From an optimization exercise on the open Yosys and OpenROAD flow, aimed at small area and a short achievable clock period; shortcuts taken in it are not production practice.
Only simulation tests tie the RTL to the original design; equivalence was not proved.

==> flow/design.v <==
`timescale 1ns / 1ps
module model2
    #(parameter N=8, q=10)
    (
    input clk,
    input reset_n,
    input [N*q - 1:0] c1,
    input [N-1:0] r2,
    input [N*q - 1:0] c2,
    output reg [N*q - 1:0] out,
    input [3:0] a
    );
    reg read_clk,write_clk;
    wire [3:0] b;
    reg [q-1:0] c1_1,c1_2,c1_3,c1_4,c1_5,c1_6,c1_7,c1_8;
    reg [N-1:0] r2_1;
    reg [q-1:0] c2_1,c2_2,c2_3,c2_4,c2_5,c2_6,c2_7,c2_8;
    reg [q-1:0] stage1_1_1,stage1_1_2,stage1_1_3,stage1_1_4;
    reg [q-1:0] stage1_2_1,stage1_2_2,stage1_2_3,stage1_2_4;
    reg [q-1:0] stage1_3_1,stage1_3_2,stage1_3_3,stage1_3_4;
    reg [q-1:0] stage1_4_1,stage1_4_2,stage1_4_3,stage1_4_4;
    reg [q-1:0] stage1_5_1,stage1_5_2,stage1_5_3,stage1_5_4;
    reg [q-1:0] stage1_6_1,stage1_6_2,stage1_6_3,stage1_6_4;
    reg [q-1:0] stage1_7_1,stage1_7_2,stage1_7_3,stage1_7_4;
    reg [q-1:0] stage1_8_1,stage1_8_2,stage1_8_3,stage1_8_4;
    reg [q-1:0] stage2_1_1,stage2_1_2;
    reg [q-1:0] stage2_2_1,stage2_2_2;
    reg [q-1:0] stage2_3_1,stage2_3_2;
    reg [q-1:0] stage2_4_1,stage2_4_2;
    reg [q-1:0] stage2_5_1,stage2_5_2;
    reg [q-1:0] stage2_6_1,stage2_6_2;
    reg [q-1:0] stage2_7_1,stage2_7_2;
    reg [q-1:0] stage2_8_1,stage2_8_2;
    reg [q-1:0] stage3_1;
    reg [q-1:0] stage3_2;
    reg [q-1:0] stage3_3;
    reg [q-1:0] stage3_4;
    reg [q-1:0] stage3_5;
    reg [q-1:0] stage3_6;
    reg [q-1:0] stage3_7;
    reg [q-1:0] stage3_8;
    reg [N*q-1:0] c2_d1, c2_d2, c2_d3;
    assign b = -a;
    always @(posedge clk)
    begin
    if(reset_n == 1'b0)
        begin
            out <= 40'd0;
        end
    else
        begin
            c1_1 <= c1[  q - 1:0*q];
            c1_2 <= c1[2*q - 1:1*q];
            c1_3 <= c1[3*q - 1:2*q];
            c1_4 <= c1[4*q - 1:3*q];
            c1_5 <= c1[5*q - 1:4*q];
            c1_6 <= c1[6*q - 1:5*q];
            c1_7 <= c1[7*q - 1:6*q];
            c1_8 <= c1[8*q - 1:7*q];
            c2_1 <= c2[  q - 1:0*q];
            c2_2 <= c2[2*q - 1:1*q];
            c2_3 <= c2[3*q - 1:2*q];
            c2_4 <= c2[4*q - 1:3*q];
            c2_5 <= c2[5*q - 1:4*q];
            c2_6 <= c2[6*q - 1:5*q];
            c2_7 <= c2[7*q - 1:6*q];
            c2_8 <= c2[8*q - 1:7*q];
            r2_1 <= r2;
            c2_d1 <= {c2_8,c2_7,c2_6,c2_5,c2_4,c2_3,c2_2,c2_1};
            c2_d2 <= c2_d1;
            c2_d3 <= c2_d2;
            stage1_1_4 <= ((r2_1[0])?c1_8:0) + ((r2_1[1])?c1_7:0);
            stage1_1_3 <= ((r2_1[2])?c1_6:0) + ((r2_1[3])?c1_5:0);
            stage1_1_2 <= ((r2_1[4])?c1_4:0) + ((r2_1[5])?c1_3:0);
            stage1_1_1 <= ((r2_1[6])?c1_2:0) + ((r2_1[7])?c1_1:0);
            stage1_2_4 <= ((r2_1[0])?c1_7:0) + ((r2_1[1])?c1_6:0);
            stage1_2_3 <= ((r2_1[2])?c1_5:0) + ((r2_1[3])?c1_4:0);
            stage1_2_2 <= ((r2_1[4])?c1_3:0) + ((r2_1[5])?c1_2:0);
            stage1_2_1 <= ((r2_1[6])?c1_1:0) - ((r2_1[7])?c1_8:0);
            stage1_3_4 <= ((r2_1[0])?c1_6:0) + ((r2_1[1])?c1_5:0);
            stage1_3_3 <= ((r2_1[2])?c1_4:0) + ((r2_1[3])?c1_3:0);
            stage1_3_2 <= ((r2_1[4])?c1_2:0) + ((r2_1[5])?c1_1:0);
            stage1_3_1 <= ((r2_1[6])?c1_8:0) + ((r2_1[7])?c1_7:0);
            stage1_4_4 <= ((r2_1[0])?c1_5:0) + ((r2_1[1])?c1_4:0);
            stage1_4_3 <= ((r2_1[2])?c1_3:0) + ((r2_1[3])?c1_2:0);
            stage1_4_2 <= ((r2_1[4])?c1_1:0) - ((r2_1[5])?c1_8:0);
            stage1_4_1 <= ((r2_1[6])?c1_7:0) + ((r2_1[7])?c1_6:0);
            stage1_5_4 <= ((r2_1[0])?c1_4:0) + ((r2_1[1])?c1_3:0);
            stage1_5_3 <= ((r2_1[2])?c1_2:0) + ((r2_1[3])?c1_1:0);
            stage1_5_2 <= ((r2_1[4])?c1_8:0) + ((r2_1[5])?c1_7:0);
            stage1_5_1 <= ((r2_1[6])?c1_6:0) + ((r2_1[7])?c1_5:0);
            stage1_6_4 <= ((r2_1[0])?c1_3:0) + ((r2_1[1])?c1_2:0);
            stage1_6_3 <= ((r2_1[2])?c1_1:0) - ((r2_1[3])?c1_8:0);
            stage1_6_2 <= ((r2_1[4])?c1_7:0) + ((r2_1[5])?c1_6:0);
            stage1_6_1 <= ((r2_1[6])?c1_5:0) + ((r2_1[7])?c1_4:0);
            stage1_7_4 <= ((r2_1[0])?c1_2:0) + ((r2_1[1])?c1_1:0);
            stage1_7_3 <= ((r2_1[2])?c1_8:0) + ((r2_1[3])?c1_7:0);
            stage1_7_2 <= ((r2_1[4])?c1_6:0) + ((r2_1[5])?c1_5:0);
            stage1_7_1 <= ((r2_1[6])?c1_4:0) + ((r2_1[7])?c1_3:0);
            stage1_8_4 <= ((r2_1[0])?c1_1:0) - ((r2_1[1])?c1_8:0);
            stage1_8_3 <= ((r2_1[2])?c1_7:0) + ((r2_1[3])?c1_6:0);
            stage1_8_2 <= ((r2_1[4])?c1_5:0) + ((r2_1[5])?c1_4:0);
            stage1_8_1 <= ((r2_1[6])?c1_3:0) + ((r2_1[7])?c1_2:0);
            stage2_1_2 <= stage1_1_4 + stage1_1_3;
            stage2_1_1 <= stage1_1_2 + stage1_1_1;
            stage2_2_2 <= stage1_2_4 + stage1_2_3;
            stage2_2_1 <= stage1_2_2 + stage1_2_1;
            stage2_3_2 <= stage1_3_4 + stage1_3_3;
            stage2_3_1 <= stage1_3_2 - stage1_3_1;
            stage2_4_2 <= stage1_4_4 + stage1_4_3;
            stage2_4_1 <= stage1_4_2 - stage1_4_1;
            stage2_5_2 <= stage1_5_4 + stage1_5_3;
            stage2_5_1 <= stage1_5_2 + stage1_5_1;
            stage2_6_2 <= stage1_6_4 + stage1_6_3;
            stage2_6_1 <= stage1_6_2 + stage1_6_1;
            stage2_7_2 <= stage1_7_4 - stage1_7_3;
            stage2_7_1 <= stage1_7_2 + stage1_7_1;
            stage2_8_2 <= stage1_8_4 - stage1_8_3;
            stage2_8_1 <= stage1_8_2 + stage1_8_1;
            stage3_1 <= stage2_1_2 + stage2_1_1;
            stage3_2 <= stage2_2_2 + stage2_2_1;
            stage3_3 <= stage2_3_2 + stage2_3_1;
            stage3_4 <= stage2_4_2 + stage2_4_1;   
            stage3_5 <= stage2_5_2 - stage2_5_1;
            stage3_6 <= stage2_6_2 - stage2_6_1;
            stage3_7 <= stage2_7_2 - stage2_7_1;
            stage3_8 <= stage2_8_2 - stage2_8_1;
            out[8*q - 1:7*q] <=  stage3_1 + c2_d3[8*q - 1:7*q] ;
            out[7*q - 1:6*q] <=  stage3_2 + c2_d3[7*q - 1:6*q] ;
            out[6*q - 1:5*q] <=  stage3_3 + c2_d3[6*q - 1:5*q] ;  
            out[5*q - 1:4*q] <=  stage3_4 + c2_d3[5*q - 1:4*q] ; 
            out[4*q - 1:3*q] <=  stage3_5 + c2_d3[4*q - 1:3*q] ;
            out[3*q - 1:2*q] <=  stage3_6 + c2_d3[3*q - 1:2*q] ;
            out[2*q - 1:1*q] <=  stage3_7 + c2_d3[2*q - 1:1*q] ;  
            out[  q - 1:0*q] <=  stage3_8 + c2_d3[1*q - 1:0*q] ;        
        end
    end
endmodule
==> flow/run.sh <==
#!/bin/bash
# synth_recipe.tcl (not shown) runs the flow's synth.tcl, then flattens the netlist and writes it again
# the make line also repeats each setting of config.mk as NAME=value (left out here)
make -C /OpenROAD-flow-scripts/flow DESIGN_CONFIG=/design/flow/config.mk WORK_HOME=/design/flow/orfs CLKGATE_MAP_FILE= SYNTH_SCRIPT=/design/flow/synth_recipe.tcl finish
==> flow/config.mk <==
export PLATFORM = sky130hd
export DESIGN_NAME = model2
export DESIGN_NICKNAME = model2
export VERILOG_FILES = /design/flow/design.v
export SDC_FILE = /design/flow/constraint.sdc
export NUM_CORES = 4
export LEC_CHECK = 0
export CAP_MARGIN = 20
export CORE_MARGIN = 2
export CORE_UTILIZATION = 55
export SLEW_MARGIN = 20
==> flow/constraint.sdc <==
create_clock -name core_clock -period 4.0 [get_ports {clk}]
set_input_delay 0.8000 -clock core_clock [delete_from_list [all_inputs] [get_ports {clk}]]
set_output_delay 0.8000 -clock core_clock [all_outputs]
set_load 0.01 [all_outputs]
### M2 wires

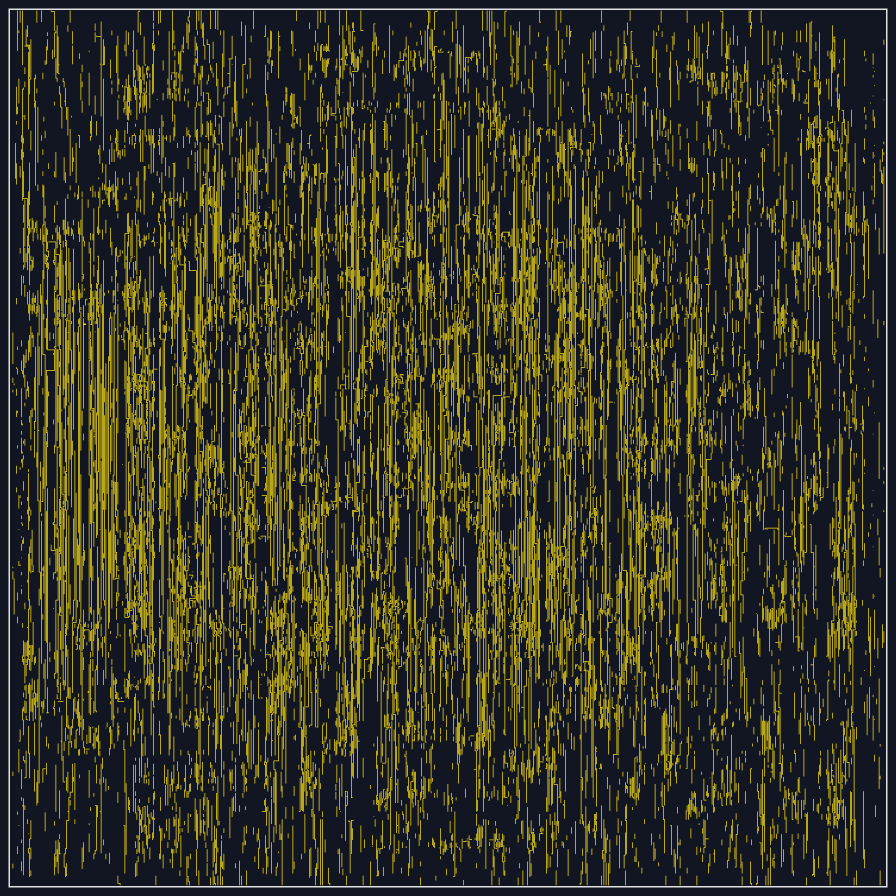
nets with wire on the layer	5468
longest straight run	111 µm
main direction	vertical

### Met1 routing

Bar = 100 µm. Cells faint in the background.
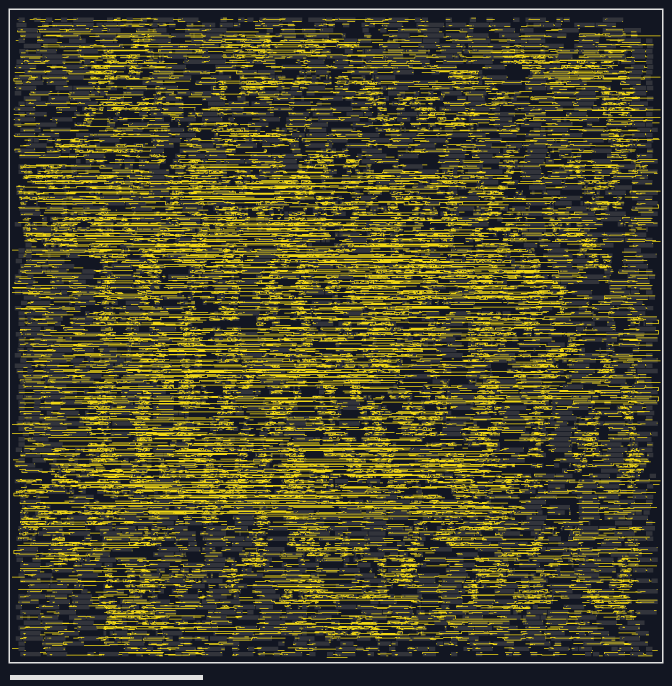
wire length on this layer	66.9 mm
nets with wire on the layer	6235

==> results_dict.tcl <==
set metrics [dict create \
    fin_worst_skew_ps 20.8 \
    tightest_slew_ps 1290 \
    finalSetupTns_ps 0 \
    num_rows 122 \
    area_growth_pct 13.8 \
    synth_xor_area_share_pct 6.44 \
    synth_fp_nets 6208 \
    multi_input_area_share_pct 41.5 \
    p_sw_uw 12300 \
    cts_resized 0 \
    reg2reg_from "c1_5[0]$_DFFE_PP_" \
    leakage_uw 0.0282 \
    r2r_cells 10 \
    seq_power_uw 15800 \
    synthTopCellsByArea "edfxtp_1 47%, ha_1 12%, and2_1 5.1%, xnor2_1 4.3%, dfxtp_1 2.6%" \
    holdPathStages 0 \
    p_int_uw 26400 \
    via_per_inst 5.72 \
    cts_buffer_depth 3 \
    die_w_um 338 \
    combPwrFrac_pct 32.1 \
    synth_adder_area_share_pct 13.8 \
    multi_input_area_um2 29000 \
    synth_top_family_by_area "simple AND/OR/NAND/NOR gates" \
    largest_class "sequential cells" \
    cp.depth 10 \
    yosysTopAreaCell "edfxtp_1" \
    cp_cell_sequence "buf_4, and2_1, ha_1, inv_1, fa_1, nor2b_1, o21ai_1, a21oi_1, o41ai_1, xnor2_1" \
    start_kind "register" \
    die_h_um 338 \
    critPathKind "reg -> reg" \
    min_path_type "reg -> reg" \
    io_buffers 249 \
    fill_cells 8875 \
    gp_congestion 0.890 \
    path_clk_slew_ps 70 \
    synthMuxAreaShare_pct 0.130 \
    slew_headroom_pct 13.8 \
    drv_cap 0 \
    drc 0 \
    maxPowerGroup "registers" \
    postCtsHoldBufs 0 \
    synth_flop_cell "edfxtp_1" \
    synth-simple-area-share_pct 14.3 \
    status "complete, no violations" \
    ys_warn_count 1 \
    drv_slew 0 \
    rsz0062_at_grt "false" \
    nNonClkInverters 358 \
    multiInputCombCellCount 3893 \
    seqCellArea_um2 30700 \
    max_freq_ghz 0.319 \
    die_area_um2 114000 \
]
### CTS result over the die

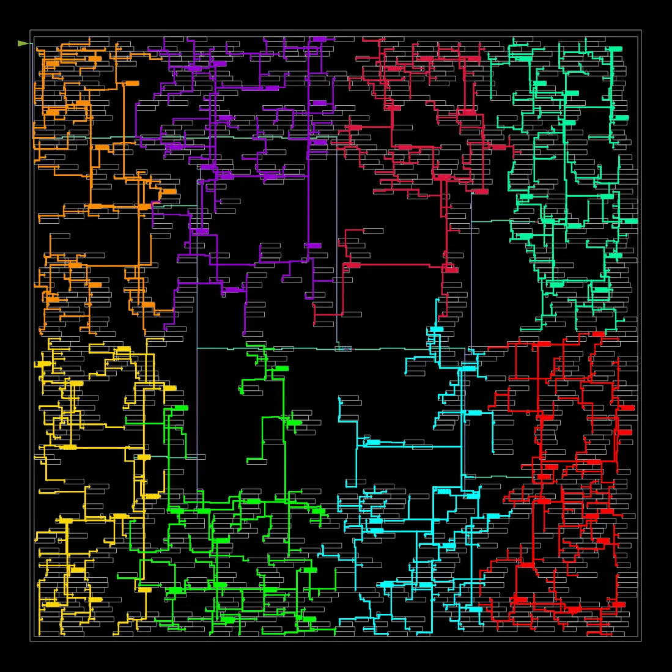
H-tree Lvls: 3
CTS Sinks: 1048

### Routed metal per tile

34 x 34 tiles, from dark purple (low) to yellow (high), scaled to the fullest tile. Values are wire area over tile area, all layers added.
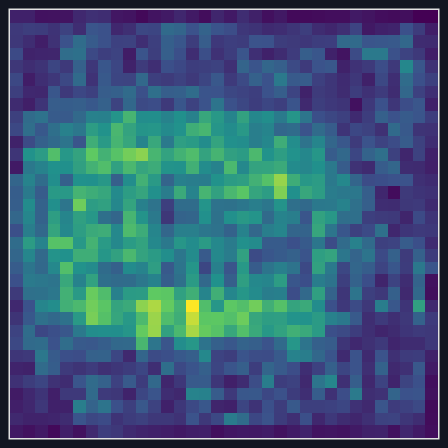
mean over tiles	0.22
nearly empty tiles	0.20%
fullest tile	0.69
tiles over half the peak	19%
WL final: 152000 µm
vias: 42100
DR WL/cell: 20.7 µm
Total Routing Usage GR: 26.3%

==> layer usage <==
layer  vias to the layer above  wire length (µm)  GRT usage (%)
met1                     20100             66900           37.7
met2                      1371             66800           39.8
met3                       255             13900           5.08
met4                         6              4760           9.39
met5                         -                72              0
li1                      20400                 -              -
==> layout by cell type (no fill, tap or decap), drive strengths merged, types with 74 or more instances in the layout <==
master,n
a211oi,74
a21o,134
a21oi,316
and2,498
clkbuf,131
clkdlybuf4s50,248
dfxtp,80
edfxtp,968
ha,576
inv,368
nand2,273
nor2,311
nor2b,158
nor3,105
o21ai,267
xnor2,300
xor2,150
==> per-stage QoR <==
stage	setup WS (ps)	hold WS [ps]	utilization [%]	std cells	instance area [µm²]
final	868	400	63.1	7361	69900
after CTS	943	408	63.0	7313	69800
after floorplan	1430	400	-	5394	61500
after global placement	1010	401	59.6	7102	66100
after global routing	793	420	63.0	7323	69800
after detailed placement	986	405	59.6	7102	66100
==> state kept, by name, summed over array words and instances (netlist names), 80 cells and up <==
signal and flops:
out 80, c2_d2 80, c2_d3 80, c2_d1 80

-- what the ideal ports hide --
The flow's constraints put no driver on any port. The routed layout listed below was extracted and timed again, unchanged, in two steps. Step 1: set_driving_cell puts a clkbuf_16 on clk and a buf_2 on each other input, an assumption about the parent block. Step 2 moves the port delays by t, midway between the first and last clock arrival at a register: inputs arrive t later, outputs are due t later. That takes back most of the time a late clock gives input paths. Three values: ideal ports, drivers, drivers and shift; two values: the first two.
t (ns): 0.788
setup WS [ns]: 0.868 / 0.868 / 0.868
worst hold slack (ns): 0.400 / 0.400 / 0.400
After both steps this run still meets setup and hold. For this run, drivers alone change the setup slack by 0.000 ns; drivers and shift together by 0.000 ns.
